This is an optimization exercise on Yosys and OpenROAD, whose aim is small area, a short achievable clock period and few clock cycles, not a production implementation.
The RTL was checked by simulation tests, not by an equivalence proof against the original design.

==> images/congestion.png <==
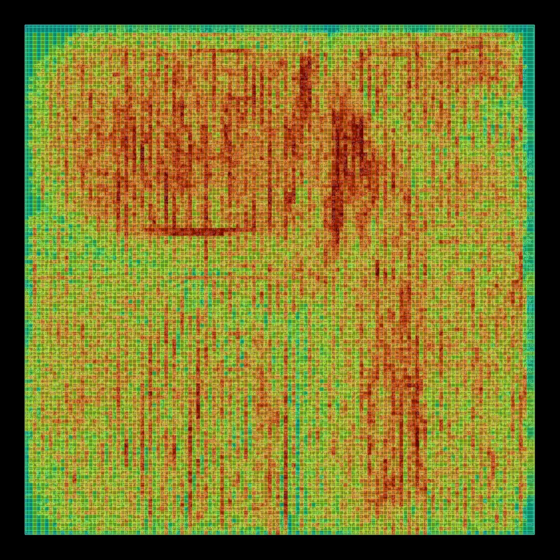
==> images/metal_density.png <==
Bar = 200 um. The die is cut into 22 by 22 equal tiles; dark purple is low, yellow is high, scaled to the fullest tile. Values are wire area over tile area, all layers added.
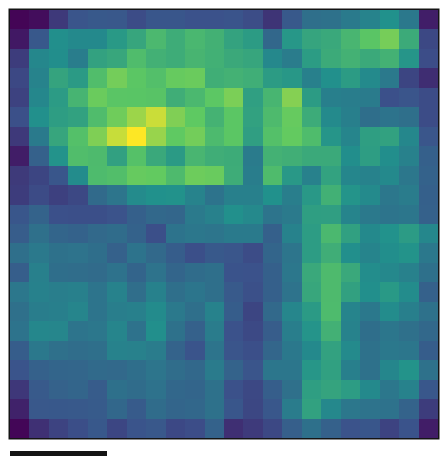
File: flow/design.v
module CHIP (	clk,
				rst_n,
				mem_read_D,
				mem_write_D,
				mem_addr_D,
				mem_wdata_D,
				mem_rdata_D,
				mem_ready_D,
				mem_read_I,
				mem_write_I,
				mem_addr_I,
				mem_wdata_I,
				mem_rdata_I,
				mem_ready_I,
				DCACHE_addr, 
				DCACHE_wdata,
				DCACHE_wen   
			);
input			clk, rst_n;
output			mem_read_D;
output			mem_write_D;
output	[31:4]	mem_addr_D;
output	[127:0]	mem_wdata_D;
input	[127:0]	mem_rdata_D;
input			mem_ready_D;
output			mem_read_I;
output			mem_write_I;
output	[31:4]	mem_addr_I;
output	[127:0]	mem_wdata_I;
input	[127:0]	mem_rdata_I;
input			mem_ready_I;
output	[29:0]	DCACHE_addr;
output	[31:0]	DCACHE_wdata;
output			DCACHE_wen;
wire        ICACHE_ren;
wire        ICACHE_wen;
wire [29:0] ICACHE_addr;
wire [31:0] ICACHE_wdata;
wire        ICACHE_stall;
wire [31:0] ICACHE_rdata;
wire        DCACHE_ren;
wire        DCACHE_wen;
wire [29:0] DCACHE_addr;
wire [31:0] DCACHE_wdata;
wire        DCACHE_stall;
wire [31:0] DCACHE_rdata;
	MIPS_Pipeline i_MIPS(
		.clk			(clk), 
		.rst_n			(rst_n),
		.ICACHE_ren		(ICACHE_ren),
		.ICACHE_wen		(ICACHE_wen),
		.ICACHE_addr	(ICACHE_addr),
		.ICACHE_wdata	(ICACHE_wdata),
		.ICACHE_stall	(ICACHE_stall),
		.ICACHE_rdata	(ICACHE_rdata),
		.DCACHE_ren		(DCACHE_ren),
		.DCACHE_wen		(DCACHE_wen),
		.DCACHE_addr	(DCACHE_addr),
		.DCACHE_wdata	(DCACHE_wdata),
		.DCACHE_stall	(DCACHE_stall),
		.DCACHE_rdata	(DCACHE_rdata)
	);
	cache D_cache(
		.clk		(clk),
		.proc_reset	(~rst_n),
		.proc_read	(DCACHE_ren),
		.proc_write	(DCACHE_wen),
		.proc_addr	(DCACHE_addr),
		.proc_wdata	(DCACHE_wdata),
		.proc_stall	(DCACHE_stall),
		.proc_rdata	(DCACHE_rdata),
		.mem_read	(mem_read_D),
		.mem_write	(mem_write_D),
		.mem_addr	(mem_addr_D),
		.mem_rdata	(mem_rdata_D),
		.mem_wdata	(mem_wdata_D),
		.mem_ready	(mem_ready_D)
	);
	cache I_cache(
		.clk		(clk),
		.proc_reset	(~rst_n),
		.proc_read	(ICACHE_ren),
		.proc_write	(ICACHE_wen),
		.proc_addr	(ICACHE_addr),
		.proc_wdata	(ICACHE_wdata),
		.proc_stall	(ICACHE_stall),
		.proc_rdata	(ICACHE_rdata),
		.mem_read	(mem_read_I),
		.mem_write	(mem_write_I),
		.mem_addr	(mem_addr_I),
		.mem_rdata	(mem_rdata_I),
		.mem_wdata	(mem_wdata_I),
		.mem_ready	(mem_ready_I)
	);
endmodule
module cache(
    clk,
    proc_reset,
    proc_read,
    proc_write,
    proc_addr,
    proc_wdata,
    proc_stall,
    proc_rdata,
    mem_read,
    mem_write,
    mem_addr,
    mem_rdata,
    mem_wdata,
    mem_ready
);
	parameter CACHE_NUM = 8;
	parameter CACHE_WIDTH = 155;  
    input          clk;
    input          proc_reset;
    input          proc_read, proc_write;
    input   [29:0] proc_addr;
    input   [31:0] proc_wdata;
    output         proc_stall;
    output  [31:0] proc_rdata;
    input  [127:0] mem_rdata;
    input          mem_ready;
    output         mem_read, mem_write;
    output  [27:0] mem_addr;
    output [127:0] mem_wdata;
	reg		[CACHE_WIDTH-1:0] cache_mem [0:CACHE_NUM-1];	
	reg		[31:0] proc_rdata;
	reg			   proc_stall;
	reg			   mem_read,mem_write;
	reg		[27:0] mem_addr;
	reg	   [127:0] mem_wdata;
	integer i;
	reg	   [154:0] block;
	always@(*) begin
		block 	   = cache_mem[proc_addr[4:2]];
		mem_read   = 0;
		mem_write  = 0;
		mem_addr   = 0;
		mem_wdata  = 0;
		proc_stall = 0;
		proc_rdata = 0;
		if (proc_read || proc_write)begin
			if (block[154] == 1) begin
				if(block[152:128] == proc_addr[29:5])begin
					if(proc_read) begin
						case(proc_addr[1:0])
							2'd0: proc_rdata = block[127:96];
							2'd1: proc_rdata = block[95:64];
							2'd2: proc_rdata = block[63:32];
							2'd3: proc_rdata = block[31:0];
						endcase
						proc_stall = 0;
					end
					else begin
						case(proc_addr[1:0])
							2'd0: block[127:96] = proc_wdata;
							2'd1: block[95:64]  = proc_wdata;
							2'd2: block[63:32]  = proc_wdata;
							2'd3: block[31:0]   = proc_wdata;
						endcase
						block[153] = 1; 
						proc_stall = 0;					
					end
				end
				else begin
					proc_stall = 1; 
					if(block[153] == 0) begin
						if(mem_ready == 0) begin
							mem_read = 1;
							mem_write = 0;
							mem_addr = proc_addr[29:2];
						end
						else begin
							mem_read  = 0;
							mem_write = 0;
							block[127:96]	= mem_rdata[31:0]; 
							block[95:64] 	= mem_rdata[63:32]; 
							block[63:32] 	= mem_rdata[95:64]; 
							block[31:0] 	= mem_rdata[127:96]; 
							block[152:128]  = proc_addr[29:5]; 
						end
					end
					else begin
						if(mem_ready == 0 ) begin
							mem_read  = 0;
							mem_write = 1;
							mem_addr  = {block[152:128],proc_addr[4:2]};  
							mem_wdata = {block[31:0],block[63:32],block[95:64],block[127:96]};
						end
						else begin
							block[153] = 0; 
						end
					end
				end				
			end
			else begin
				proc_stall = 1; 
				if (mem_ready == 0) begin
					mem_read  = 1;
					mem_write = 0;
					mem_addr  = proc_addr[29:2];
				end
				else begin
					mem_read  = 0;
					mem_write = 0;
					block[127:96]	= mem_rdata[31:0]; 
					block[95:64] 	= mem_rdata[63:32]; 
					block[63:32] 	= mem_rdata[95:64]; 
					block[31:0] 	= mem_rdata[127:96]; 
					block[152:128]  = proc_addr[29:5]; 
					block[154]= 1; 
					block[153]= 0; 
				end
			end
		end
		else begin
			mem_read   = 0;
			mem_write  = 0;
			mem_addr   = 0;
			mem_wdata  = 0;
			proc_stall = 0;
			proc_rdata = 0;
		end
	end
	always@(posedge clk or posedge proc_reset) begin
		if(proc_reset)begin
			for (i=0;i<CACHE_NUM;i=i+1)
				cache_mem[i] <= 155'b0;	
		end
		else begin
			cache_mem[proc_addr[4:2]] <= block;
		end
	end
endmodule
module MIPS_Pipeline(
		clk, 
		rst_n,
		ICACHE_ren,
		ICACHE_wen,
		ICACHE_addr,
		ICACHE_wdata,
		ICACHE_stall,
		ICACHE_rdata,
		DCACHE_ren,
		DCACHE_wen,
		DCACHE_addr,
		DCACHE_wdata,
		DCACHE_stall,
		DCACHE_rdata
	);
    input			clk,rst_n;
	input			ICACHE_stall;
	input  [31:0]   ICACHE_rdata;
	output			ICACHE_ren,ICACHE_wen;
	output [29:0]	ICACHE_addr;
	output [31:0]	ICACHE_wdata;
	input			DCACHE_stall;
	input  [31:0]   DCACHE_rdata;
	output			DCACHE_ren,DCACHE_wen;
	output [29:0]	DCACHE_addr;
	output [31:0]	DCACHE_wdata;
	reg  [31:0] PC_i;
	wire [31:0] PC_o;
	wire [31:0] PC_add4;
	wire		PCSrc;
	wire [31:0] jump_addr;
	wire [31:0] Sign_Extend;
	wire		RegDst;
	wire		Jump;
	wire		Branch;
	wire		MemRead;
	wire		MemToReg;
	wire [ 1:0]	ALUOp;
	wire		MemWrite;
	wire		ALUSrc;
	wire		RegWrite_WB;  
	wire		jal_ID,jal_WB;
	wire		jr;
	wire [ 8:0]	control_out;
	wire [31:0] IR;
	wire [ 4:0] Reg_R1;
	wire [ 4:0] Reg_R2;
	wire [ 4:0] Reg_W;	
	wire [31:0] WriteData;
	wire [31:0] Reg1_out,Reg2_out;
	wire [31:0] ReadData1;
	wire [31:0] ReadData2; 
	wire		ALUzero;
	wire 		Bubble;
	wire		Hazard_stall;
	wire [ 3:0] ALUctrl;
	wire [31:0] ALUin1;
	wire [31:0] ALUin2;
	wire [31:0] ALUresult;
	wire [31:0] BranchAddr;
	wire [31:0] MUX_Branch_o;
	wire [31:0] MUX_Jump_o;
	wire		   IF_flush;
	wire    [ 63:0]IF_ID_next;
	wire    [116:0]ID_EX_next;
	wire	[ 74:0]EX_MEM_next;
	reg	 	[ 63:0]IF_ID;
	reg	 	[116:0]ID_EX;
	reg	    [ 74:0]EX_MEM;
	wire 	[  1:0]ForwardA,ForwardB;
	assign ICACHE_ren   = 1;
	assign ICACHE_wen   = 0;
	assign ICACHE_wdata = 0;
	assign BranchAddr= IF_ID[31:0] + {Sign_Extend[29:0],2'b00};
	assign ALUzero	 = (ReadData1 == ReadData2) ? 1 : 0;
	assign PCSrc	 = ID_EX_next[2] && ALUzero;  
	assign jump_addr = {IF_ID[31:28],IR[25:0],2'b00} ;
	always@(*)begin
		PC_i = PC_add4;
		if(jr)
			PC_i = ReadData1;
		else
		if(Jump)
			PC_i = jump_addr;
		else
		if(PCSrc)
			PC_i = BranchAddr;
		else
			PC_i = PC_add4;
	end
	PC PC (
	.PC_i			(PC_i),
	.PC_o			(PC_o),
	.ICACHE_stall_i	(ICACHE_stall),
	.DCACHE_stall_i	(DCACHE_stall),
	.Hazard_stall_i	(Hazard_stall),
	.clk			(clk),
	.rst_n			(rst_n)
	);	
	assign ICACHE_addr = PC_o[31:2];
	Adder Adder0 (
	.data0_i	(PC_o),
	.data1_i	(32'b100),
	.data_o		(PC_add4)
	);
	assign IF_ID_next[31: 0] = PC_add4;
	assign IF_ID_next[63:32] = ICACHE_rdata;
	assign IR	  = IF_ID[63:32];	
	assign Reg_R1 = IR[25:21];
	assign Reg_R2 = IR[20:16];	
	Register Register (
	.Reg_R1_i		(Reg_R1),
	.Reg_R2_i		(Reg_R2),
	.Reg_W_i		(Reg_W),
	.RegWrite_WB_i	(RegWrite_WB),
	.jal_ID_i		(jal_ID),
	.jal_WB_i		(jal_WB),
	.PC_add4_i		(IF_ID[31:0]),    
	.WriteData_i	(WriteData),
	.ReadData1_o	(Reg1_out),
	.ReadData2_o	(Reg2_out),
	.clk			(clk),
	.rst_n			(rst_n)
	);
	MUX4_32b MUX_ForwardA(
	.data0_i(Reg1_out),
	.data1_i(WriteData),
	.data2_i(ALUresult),
	.sel_i	(ForwardA),
	.data_o	(ReadData1)
	);
	MUX4_32b MUX_ForwardB(
	.data0_i(Reg2_out),
	.data1_i(WriteData),
	.data2_i(ALUresult),
	.sel_i	(ForwardB),
	.data_o	(ReadData2)
	);	
	assign	IF_flush = Jump || jal_ID || jr || PCSrc;
	Control Control (
	.opcode_i	(IR[31:26]),
	.func_i		(IR[5:0]),
	.RegDst_o	(control_out[5]),
	.Jump_o		(Jump), 
	.Branch_o	(control_out[2]),
	.MemRead_o	(control_out[3]),
	.MemToReg_o	(control_out[1]),
	.ALUOp_o	(control_out[7:6]),
	.MemWrite_o	(control_out[4]),
	.ALUSrc_o	(control_out[8]),
	.RegWrite_o	(control_out[0]),
	.jal_o		(jal_ID),  
	.jr_o		(jr)    
	);
	MUX2_9b Bubble0 (
	.data0_i(control_out[8:0]),
	.data1_i(9'b0),
	.sel_i	(Bubble),
	.data_o	(ID_EX_next[8:0])	
	);
	Hazard_detection Hazard_detection(
	.ID_EX_MemRead_i(ID_EX[3]),
	.ID_EX_Rt_i		(ID_EX[115:111]), 
	.IF_ID_Rs_i		(IR[25:21]),
	.IF_ID_Rt_i		(IR[20:16]),
	.Bubble_o		(Bubble),
	.Hazard_stall_o	(Hazard_stall)
	);
	Sign_Extend Sign_Extend0 (
	.data_i(IR[15:0]),
	.data_o(Sign_Extend)
	);
	assign ID_EX_next[104: 73] = Sign_Extend ;
	assign ID_EX_next[ 40:  9] = ReadData1;
	assign ID_EX_next[ 72: 41] = ReadData2;
	assign ID_EX_next[110:105] = IR[31:26];  
	assign ID_EX_next[115:111] = IR[20:16];  
	assign ID_EX_next[116]	   = jal_ID;
	forward_unit forward_unit( 
	.EX_MEM_Rd_i		(Reg_W), 
	.ID_EX_Rd_i			(EX_MEM_next[73:69]),
	.IF_ID_Rs_i			(IR[25:21]),
	.IF_ID_Rt_i			(IR[20:16]),
	.EX_MEM_RegWrite_i	(EX_MEM[0]), 
	.ID_EX_RegWrite_i	(ID_EX[0]),
	.ForwardA_o			(ForwardA),
	.ForwardB_o			(ForwardB)
	);
	assign ALUSrc = ID_EX[8];
	MUX2_32b MUX_ALUSrc (
	.data0_i(ID_EX[72:41]),
	.data1_i(ID_EX[104:73]),
	.sel_i	(ALUSrc),
	.data_o	(ALUin2)
	);
	assign RegDst = ID_EX[5];
	MUX2_5b MUX_RegDST (
	.data0_i(ID_EX[115:111]),
	.data1_i(ID_EX[ 88: 84]),
	.sel_i	(RegDst),
	.data_o	(EX_MEM_next[73:69])
	);
	assign ALUOp = ID_EX[7:6];
	ALU_Control ALU_Control (
	.opcode_i	(ID_EX[110:105]),
	.func_i		(ID_EX[78:73]),
	.ALUOp_i	(ALUOp),
	.ALUctrl_o	(ALUctrl)
	);
	assign	ALUin1 = ID_EX[40:9]; 
	ALU ALU (
	.ALUin1_i	(ALUin1),
	.ALUin2_i	(ALUin2),
	.ALUctrl_i	(ALUctrl),
	.shamt_i	(ID_EX[83:79]),
	.ALUresult_o(ALUresult)
	);	
	assign EX_MEM_next[36: 5] = ALUresult;
	assign EX_MEM_next[ 4: 0] = ID_EX[ 4: 0];
	assign EX_MEM_next[68:37] = ID_EX[72:41];
	assign EX_MEM_next[74]    = ID_EX[116];
	assign DCACHE_ren		  = EX_MEM[3];
	assign DCACHE_wen		  = EX_MEM[4];
	assign DCACHE_addr 		  = EX_MEM[36: 7];
	assign DCACHE_wdata 	  = EX_MEM[68:37];
	assign RegWrite_WB		  = EX_MEM[0];
	assign Reg_W 	  		  = EX_MEM[73:69];
	assign jal_WB			  = EX_MEM[74];
	assign MemToReg = EX_MEM[1];
	MUX2_32b MUX_MemToReg (
	.data0_i(EX_MEM[36:5]),
	.data1_i(DCACHE_rdata),
	.sel_i	(MemToReg),
	.data_o	(WriteData)
	);	
	always@(posedge clk or negedge rst_n) begin
		if (~rst_n ) begin
			IF_ID  <= 0;
		end		
		else 
		if (ICACHE_stall || DCACHE_stall || Hazard_stall ) begin
			IF_ID  <= IF_ID;
		end
		else
		if	(!(ICACHE_stall || DCACHE_stall || Hazard_stall ) && IF_flush == 1)	begin
			IF_ID  <= 0;
		end
		else begin
			IF_ID  <= IF_ID_next;
		end
	end
	always@(posedge clk or negedge rst_n) begin
		if (~rst_n) begin
			ID_EX  <= 0;
			EX_MEM <= 0;
		end		
		else 
		if (ICACHE_stall || DCACHE_stall) begin
			ID_EX  <= ID_EX;
			EX_MEM <= EX_MEM;
		end	
		else begin
			ID_EX  <= ID_EX_next;
			EX_MEM <= EX_MEM_next;
		end
	end
endmodule
module Control (
	opcode_i,
	func_i,	
	RegDst_o,
	Jump_o,
	Branch_o,
	MemRead_o,
	MemToReg_o,
	ALUOp_o,
	MemWrite_o,
	ALUSrc_o,
	RegWrite_o,
	jal_o,
	jr_o
);
	input  [5:0] opcode_i;
	input  [5:0] func_i;
	output 	     RegDst_o;
	output 		 Jump_o;
	output		 Branch_o;
	output		 MemRead_o;
	output		 MemToReg_o;
	output [1:0] ALUOp_o;
	output		 MemWrite_o;
	output 		 ALUSrc_o;
	output 		 RegWrite_o;
	output		 jal_o;
	output		 jr_o;
	wire r,lw,sw,beq,jump,jal,jr,imm;  
	parameter addi = 6'b001000;
	parameter andi = 6'b101100;
	parameter ori  = 6'b001101;
	parameter xori = 6'b001110;
	parameter slti = 6'b001010;
	assign r    = (  opcode_i == 6'b000000 ) ? 1'b1 : 1'b0 ;
	assign lw   = (  opcode_i == 6'b100011 ) ? 1'b1 : 1'b0 ;
	assign sw   = (  opcode_i == 6'b101011 ) ? 1'b1 : 1'b0 ;
	assign beq  = (  opcode_i == 6'b000100 ) ? 1'b1 : 1'b0 ;
	assign jump = (  opcode_i == 6'b000010 ) ? 1'b1 : 1'b0 ;
	assign jal  = (  opcode_i == 6'b000011 ) ? 1'b1 : 1'b0 ;
	assign jr   = ( (opcode_i == 6'b000000) && (func_i == 6'b001000) ) ? 1'b1 : 1'b0 ;
	assign imm  = ( (opcode_i == addi)||(opcode_i == andi)||(opcode_i == ori)||(opcode_i == xori)||(opcode_i == slti) )?1'b1:1'b0;
	assign RegDst_o   = r ;
	assign Jump_o 	  = jump || jal ;
	assign Branch_o   = beq ;
    assign MemRead_o  = lw ;
	assign MemToReg_o = lw ;
	assign ALUOp_o	  = { ( r || imm ) , ( beq || imm ) } ;  
	assign MemWrite_o = sw ;
	assign ALUSrc_o   = lw || sw || imm ;
	assign RegWrite_o = r || lw || imm ;
	assign jal_o 	  = jal ;
	assign jr_o	      = jr ;	
endmodule
module Register (
	Reg_R1_i,
	Reg_R2_i,
	Reg_W_i,
	RegWrite_WB_i,
	jal_ID_i,
	jal_WB_i,
	PC_add4_i,
	WriteData_i,
	ReadData1_o,
	ReadData2_o,
	clk,
	rst_n
);
	input		  clk;  
	input 	      rst_n;
	input		  RegWrite_WB_i,jal_ID_i,jal_WB_i;
	input  [ 4:0] Reg_R1_i;
	input  [ 4:0] Reg_R2_i;
	input  [ 4:0] Reg_W_i;
	input  [31:0] PC_add4_i,WriteData_i;
	output [31:0] ReadData1_o;
	output [31:0] ReadData2_o;
	reg [31:0] register [0:31] ;  
	integer i ;  
	assign ReadData1_o = register[Reg_R1_i] ;
	assign ReadData2_o = register[Reg_R2_i] ;
	always @(posedge clk or negedge rst_n) begin
		if (~rst_n) begin
			for ( i = 0 ; i < 32 ; i = i + 1) begin
				register[i] <= 0 ;
			end	
		end 
		else begin
			if (RegWrite_WB_i && jal_WB_i != 1 && Reg_W_i != 5'd0) begin 
				register[Reg_W_i] <= WriteData_i ;
			end
			if (jal_ID_i) begin
				register[31] <= PC_add4_i ;
			end
		end
	end	
endmodule
module PC (
	PC_i,
	PC_o,
	ICACHE_stall_i,
	DCACHE_stall_i,
	Hazard_stall_i,
	clk,
	rst_n
);
	input		  	  clk;
	input			  rst_n;
	input			  ICACHE_stall_i,DCACHE_stall_i,Hazard_stall_i;
	input  	   [31:0] PC_i;
	output reg [31:0] PC_o;
	always @ (posedge clk or negedge rst_n) begin
		if(~rst_n)
			PC_o <= 0;
		else
		if(ICACHE_stall_i || DCACHE_stall_i || Hazard_stall_i)
			PC_o <= PC_o;
		else
			PC_o <= PC_i;
	end
endmodule
module ALU (
	ALUin1_i,
	ALUin2_i,
	ALUctrl_i,
	shamt_i,
	ALUresult_o
);
	input signed [31:0] ALUin1_i;
	input signed [31:0] ALUin2_i;
	input  		 [ 3:0] ALUctrl_i;
	input  		 [ 4:0] shamt_i;
	output reg signed [31:0] ALUresult_o;
	parameter AND = 4'b0000;
	parameter OR  = 4'b0001;
	parameter ADD = 4'b0010;
	parameter SUB = 4'b0011;
	parameter SLT = 4'b0100;
	parameter NOR = 4'b0101;
	parameter XOR = 4'b0110;
	parameter SLL = 4'b0111;
	parameter SRA = 4'b1000;
	parameter SRL = 4'b1001;
	always @(*) begin
		case(ALUctrl_i)
			AND : ALUresult_o = ALUin1_i & ALUin2_i ;
			OR  : ALUresult_o = ALUin1_i | ALUin2_i ; 
			ADD : ALUresult_o = ALUin1_i + ALUin2_i ; 
			SUB : ALUresult_o = ALUin1_i - ALUin2_i ; 
			SLT : ALUresult_o = (ALUin1_i < ALUin2_i) ? 1 : 0 ;
			NOR : ALUresult_o = ~(ALUin1_i | ALUin2_i) ; 
			XOR : ALUresult_o = ALUin1_i ^ ALUin2_i ; 
			SLL : ALUresult_o = ALUin1_i <<  shamt_i; 
			SRA : ALUresult_o = ALUin1_i >>> shamt_i; 
			SRL : ALUresult_o = ALUin1_i >>  shamt_i; 			
			default : ALUresult_o = 0;
		endcase
	end 
endmodule
module ALU_Control (
	opcode_i,
	func_i,
	ALUOp_i,
	ALUctrl_o
);
	input 	    [5:0] opcode_i;
	input 		[5:0] func_i;
	input  		[1:0] ALUOp_i;	
	output reg  [3:0] ALUctrl_o;
	parameter AND = 4'b0000;
	parameter OR  = 4'b0001;
	parameter ADD = 4'b0010;
	parameter SUB = 4'b0011;
	parameter SLT = 4'b0100;
	parameter NOR = 4'b0101;
	parameter XOR = 4'b0110;
	parameter SLL = 4'b0111;
	parameter SRA = 4'b1000;
	parameter SRL = 4'b1001;
	always@(*) begin
		case(ALUOp_i)
		2'b00: 	ALUctrl_o = ADD;
		2'b01: 	ALUctrl_o = SUB;
		2'b10: begin
			case(func_i)
			6'b100000: ALUctrl_o = ADD;
			6'b100010: ALUctrl_o = SUB;
			6'b100100: ALUctrl_o = AND;
			6'b100101: ALUctrl_o = OR;
			6'b101010: ALUctrl_o = SLT;
			6'b100110: ALUctrl_o = XOR;
			6'b100111: ALUctrl_o = NOR;
			6'b000000: ALUctrl_o = SLL;
			6'b000011: ALUctrl_o = SRA;
			6'b000010: ALUctrl_o = SRL;
			default:   ALUctrl_o = 0;	
			endcase
		end
		2'b11:
			case(opcode_i)
			6'b001000: ALUctrl_o = ADD;
			6'b101100: ALUctrl_o = AND;
			6'b001101: ALUctrl_o = OR;
			6'b001110: ALUctrl_o = XOR;
			6'b001010: ALUctrl_o = SLT;
			default:   ALUctrl_o = 0;
			endcase
		endcase
	end
endmodule
module Adder (
	data0_i,
	data1_i,
	data_o
);
	input  [31:0] data0_i;
	input  [31:0] data1_i;
	output [31:0] data_o;
	assign data_o = data0_i + data1_i ;
endmodule
module Sign_Extend (
	data_i,
	data_o
);
	input  [15:0] data_i;
	output [31:0] data_o;
	assign data_o = { {16{data_i[15]}} , data_i } ;
endmodule
module MUX2_5b (
	data0_i,
	data1_i,
	sel_i,
	data_o
);
	input  [4:0] data0_i;
	input  [4:0] data1_i;
	input		 sel_i;	
	output [4:0] data_o;
	assign data_o = sel_i ? data1_i : data0_i;
endmodule
module MUX2_32b (
	data0_i,
	data1_i,
	sel_i,
	data_o
);
	input  [31:0] data0_i;
	input  [31:0] data1_i;
	input	      sel_i;	
	output [31:0] data_o;
	assign data_o = sel_i ? data1_i : data0_i;
endmodule
module	MUX2_9b (
	data0_i,
	data1_i,
	sel_i,
	data_o
);
	input  [8:0] data0_i;
	input  [8:0] data1_i;
	input	     sel_i;	
	output [8:0] data_o;
	assign data_o = sel_i ? data1_i : data0_i;	
endmodule
module	MUX4_32b (
	data0_i,
	data1_i,
	data2_i,
	sel_i,
	data_o
);
	input		[31:0] data0_i,data1_i,data2_i;
	input		[ 1:0] sel_i;
	output	reg [31:0] data_o;
	always@(*) begin
		case(sel_i)
		2'b00: 	 data_o = data0_i;
		2'b01: 	 data_o = data1_i;
		2'b10: 	 data_o = data2_i;
		default: data_o = data0_i;
		endcase
	end
endmodule
module Hazard_detection (
	ID_EX_MemRead_i,
	ID_EX_Rt_i,
	IF_ID_Rs_i,
	IF_ID_Rt_i,
	Bubble_o,
	Hazard_stall_o
);
	input 		ID_EX_MemRead_i;
	input [4:0]	ID_EX_Rt_i,IF_ID_Rs_i,IF_ID_Rt_i;
	output reg Hazard_stall_o,Bubble_o;
	always@(*) begin	
		if(ID_EX_MemRead_i == 1 && ( ID_EX_Rt_i == IF_ID_Rs_i || ID_EX_Rt_i == IF_ID_Rt_i )) begin
			Hazard_stall_o = 1;
			Bubble_o	   = 1;
		end
		else begin
			Hazard_stall_o = 0;
			Bubble_o	   = 0;
		end
	end
endmodule
module forward_unit ( 
	EX_MEM_Rd_i, 
	ID_EX_Rd_i,
	IF_ID_Rs_i,
	IF_ID_Rt_i,
	EX_MEM_RegWrite_i, 
	ID_EX_RegWrite_i,
	ForwardA_o,
	ForwardB_o
);
    input       [4:0] EX_MEM_Rd_i, ID_EX_Rd_i;  
	input       [4:0] IF_ID_Rs_i,IF_ID_Rt_i;  
	input             EX_MEM_RegWrite_i,ID_EX_RegWrite_i;  
	output reg	[1:0] ForwardA_o,ForwardB_o;  
	always@(*) begin
		if (EX_MEM_RegWrite_i == 1 && EX_MEM_Rd_i != 0 && EX_MEM_Rd_i == IF_ID_Rs_i && 
			!(ID_EX_RegWrite_i == 1 && ID_EX_Rd_i != 0 && ID_EX_Rd_i == IF_ID_Rs_i))
			ForwardA_o = 2'b01;
		else
		if (ID_EX_RegWrite_i == 1 && ID_EX_Rd_i != 0 && ID_EX_Rd_i == IF_ID_Rs_i)
			ForwardA_o = 2'b10;
		else
			ForwardA_o = 2'b00;
	end
	always@(*) begin
		if (EX_MEM_RegWrite_i == 1 && EX_MEM_Rd_i != 0 && EX_MEM_Rd_i == IF_ID_Rt_i && 
			!(ID_EX_RegWrite_i == 1 && ID_EX_Rd_i != 0 && ID_EX_Rd_i == IF_ID_Rt_i))
			ForwardB_o = 2'b01;
		else
		if (ID_EX_RegWrite_i == 1 && ID_EX_Rd_i != 0 && ID_EX_Rd_i == IF_ID_Rt_i)
			ForwardB_o = 2'b10;
		else
			ForwardB_o = 2'b00;
	end	
endmodule
File: flow/run.sh
#!/bin/bash
# synth_recipe.tcl (not shown) runs the flow's synth.tcl, then flattens the netlist and writes it again
# the make line also repeats each setting of config.mk as NAME=value (left out here)
make -C /OpenROAD-flow-scripts/flow DESIGN_CONFIG=/design/flow/config.mk WORK_HOME=/design/flow/orfs CLKGATE_MAP_FILE= SYNTH_SCRIPT=/design/flow/synth_recipe.tcl finish
File: flow/config.mk
export PLATFORM = sky130hd
export DESIGN_NAME = CHIP
export DESIGN_NICKNAME = CHIP
export VERILOG_FILES = /design/flow/design.v
export SDC_FILE = /design/flow/constraint.sdc
export NUM_CORES = 4
export LEC_CHECK = 0
export CAP_MARGIN = 20
export CELL_PAD_IN_SITES_DETAIL_PLACEMENT = 1
export CELL_PAD_IN_SITES_GLOBAL_PLACEMENT = 2
export CORE_MARGIN = 2
export CORE_UTILIZATION = 25
export PLACE_DENSITY = 0.35
export SLEW_MARGIN = 20
File: flow/constraint.sdc
create_clock -name core_clock -period 8.5 [get_ports {clk}]
set_input_delay 1.7000 -clock core_clock [delete_from_list [all_inputs] [get_ports {clk}]]
set_output_delay 1.7000 -clock core_clock [all_outputs]
set_load 0.01 [all_outputs]
==> impl_metrics.yaml <==
power_and_ir_drop:
  top_power_group: "combinational cells"
  clock_net_power_mw: 22.2
  swShare_pct: 49.6
  p_seq_mw: 24.7
  powerDensity_nw_per_um2: 402
  p_seq_share_pct: 26.4
  p_int_mw: 47.2
  comb_power_share_pct: 49.8
  p_leak_nw: 98.0
synth:
  synth_flop_cell: "dfrtp_1"
  synth_area_leader_cell: "dfrtp_1"
  ys_top_cells_by_area: "dfrtp_1 (49%), o21ai_0 (7.6%), nand2_1 (6.6%)"
  syn_nets: 22000
  yosysUniqueCellTypes: 107
  yosys_warnings: 11
  seq_area_frac_synth_pct: 48.9
  synth_top_area_share_pct: 48.9
  synth_compound_area_share_pct: 23.1
  synth-xor-area-share_pct: 0.722
  ys_seq_elements: 3772
  synth.cell_area_um2: 193000
  synth_fa_ha_area_share_pct: 0.868
  async_reset_ff_share_pct: 100
  synth_top_family_by_area: "compound AO/OA/AOI/OAI gates"
route:
  drc: 0
  viasPerCell: 5.61
  drtPass1Iterations: 8
  drt_iter0_markers: 17700
  vias: 183000
  routed.top_layer: "met5"
  ant_nets: 0
  routed-wl-met3_um: 70200
  drt-met1-wl_um: 594000
setup_path:
  crit_buf_inv: 3
  worst-path-stages: 12
  worstReg2RegEnd: "i_MIPS.PC.PC_o[13]"
  required_ps: 6800
  timing_worst_setup_path_type: "reg -> out"
  crit_path_end: "mem_wdata_D[61]"
  path_common_cell: "or4_4"
  max_stage_delay_ps: 820
  crit_start: "i_MIPS.EX_MEM[9]"
  slowest_stage: "dfrtp_4"
  start_kind: "register"
worst_hold_path:
  hold_end: "i_MIPS.Register.register[0][5]"
  worstHoldPathType: "reg -> reg"
  min_path_cells: 0
  min_from: "i_MIPS.Register.register[0][5]"
timing:
  finalMaxSlewViolations: 0
  setup_tns_ps: 0
  relSlewSlack_pct: 13.1
  final_hold_viol_count: 0
  max_freq_mhz: 120
layout:
  fin_nets: 22300
  multi_input_area_share_pct: 39.5
  num_antenna_cells: 96
  utilization_pct: 30.3
  nFlopsAndLatches: 3772
  final-clk-cell-share_pct: 7.16
  final_area_um2: 233000
  regArea_um2: 94400
  syn_to_final_growth_pct: 20.6
  layout.cells.non_filler: 32600
  top_area_cell_class: "flip-flops and latches"
  layout_common_cells: "dfrtp_1 (3747), nand2_1 (3363), o21ai_0 (2916)"
clock_network:
  clk_path_buf_depth: 4
  cts_root_buffer: "clkbuf_16"
  clk_pin_slew_worst_paths_ps: 60
  numCtsBuffers: 518
  post-cts-setup-buffers: 3
  tritoncts: "built"
  cts_hold_buf: 0
  htreeDepth: 6
  cts_resized: 2
floorplanning:
  die-area_um2: 779000
  fp.coreArea_um2: 769000
  die_w_um: 883
  start_util_pct: 25.1
grt:
  grt_pass1_vias: 181000
  grt_overflow_total: 0
  use_met3_pct: 4.39
placement:
  dp.cells: 31600
  hpwlAfterDp_um: 880000
  placed_cell_area_um2: 216000
  dp_slack_ps: 917
outcome:
  status: "timing/DRC/antenna clean"
Testbench counts, summed over its fixed seeds: cycles 215,823.
-- congestion.png (at the start) --
WL/cell: 39.3 um
met1 Resource Use GR: 45.6%
GRT busiest layer: met2
met2 GRT Util: 50.2%

-- metal_density.png (at the start) --
tiles over half the peak	31%
fullest tile	0.60
nearly empty tiles	0.40%
mean over tiles	0.26
densest ninth of the die	top middle
GRT Util Overall: 31.9%
routed wire length: 1280000 um

synthesized netlist by cell type, types with 38 or more instances:
| cell type | count |
|---|---|
| a2111oi_0 | 53 |
| a211oi_1 | 100 |
| a21o_1 | 44 |
| a21oi_1 | 1775 |
| a221oi_1 | 287 |
| a222oi_1 | 57 |
| a22o_1 | 194 |
| a22oi_1 | 728 |
| a31oi_1 | 100 |
| and3_1 | 172 |
| buf_1 | 165 |
| buf_2 | 88 |
| buf_4 | 99 |
| clkbuf_1 | 1659 |
| dfrtp_1 | 3772 |
| ha_1 | 129 |
| inv_1 | 175 |
| mux2_2 | 250 |
| mux2i_1 | 555 |
| mux4_2 | 152 |
| nand2_1 | 3395 |
| nand2b_1 | 78 |
| nand3_1 | 487 |
| nand4_1 | 178 |
| nor2_1 | 2077 |
| nor2b_1 | 203 |
| nor3_1 | 157 |
| nor4_1 | 94 |
| o211ai_1 | 104 |
| o21ai_0 | 2929 |
| o21ai_1 | 64 |
| o221ai_1 | 96 |
| o22a_1 | 38 |
| o22ai_1 | 198 |
| o2bb2ai_1 | 58 |
| o32a_1 | 58 |
| or3_1 | 44 |
| xnor2_1 | 93 |
| xor2_1 | 66 |

==> what the ideal ports hide <==
The results above use ideal ports. As a check the final layout listed here was re-extracted and re-timed, cells and wires unchanged.
Step 1: set_driving_cell puts a clkbuf_16 on clk and a buf_2 on each other input, an assumption about the parent block.
Step 2 times the ports against the registers' clock, not the clock port: input delays grow and output delays shrink by t, the midpoint of the rising clock arrivals with the driver on.
Three values: no drivers, after step 1, after step 2; two values: the first two.
t, ns: 1.221
setup slack, ns: 0.160 / 0.028 / 0.819
pins driven straight from the clock port: 1
After both steps setup and hold are still met in this run. The setup slack of this run moves by -0.132 ns with the drivers and by +0.659 ns with both steps.
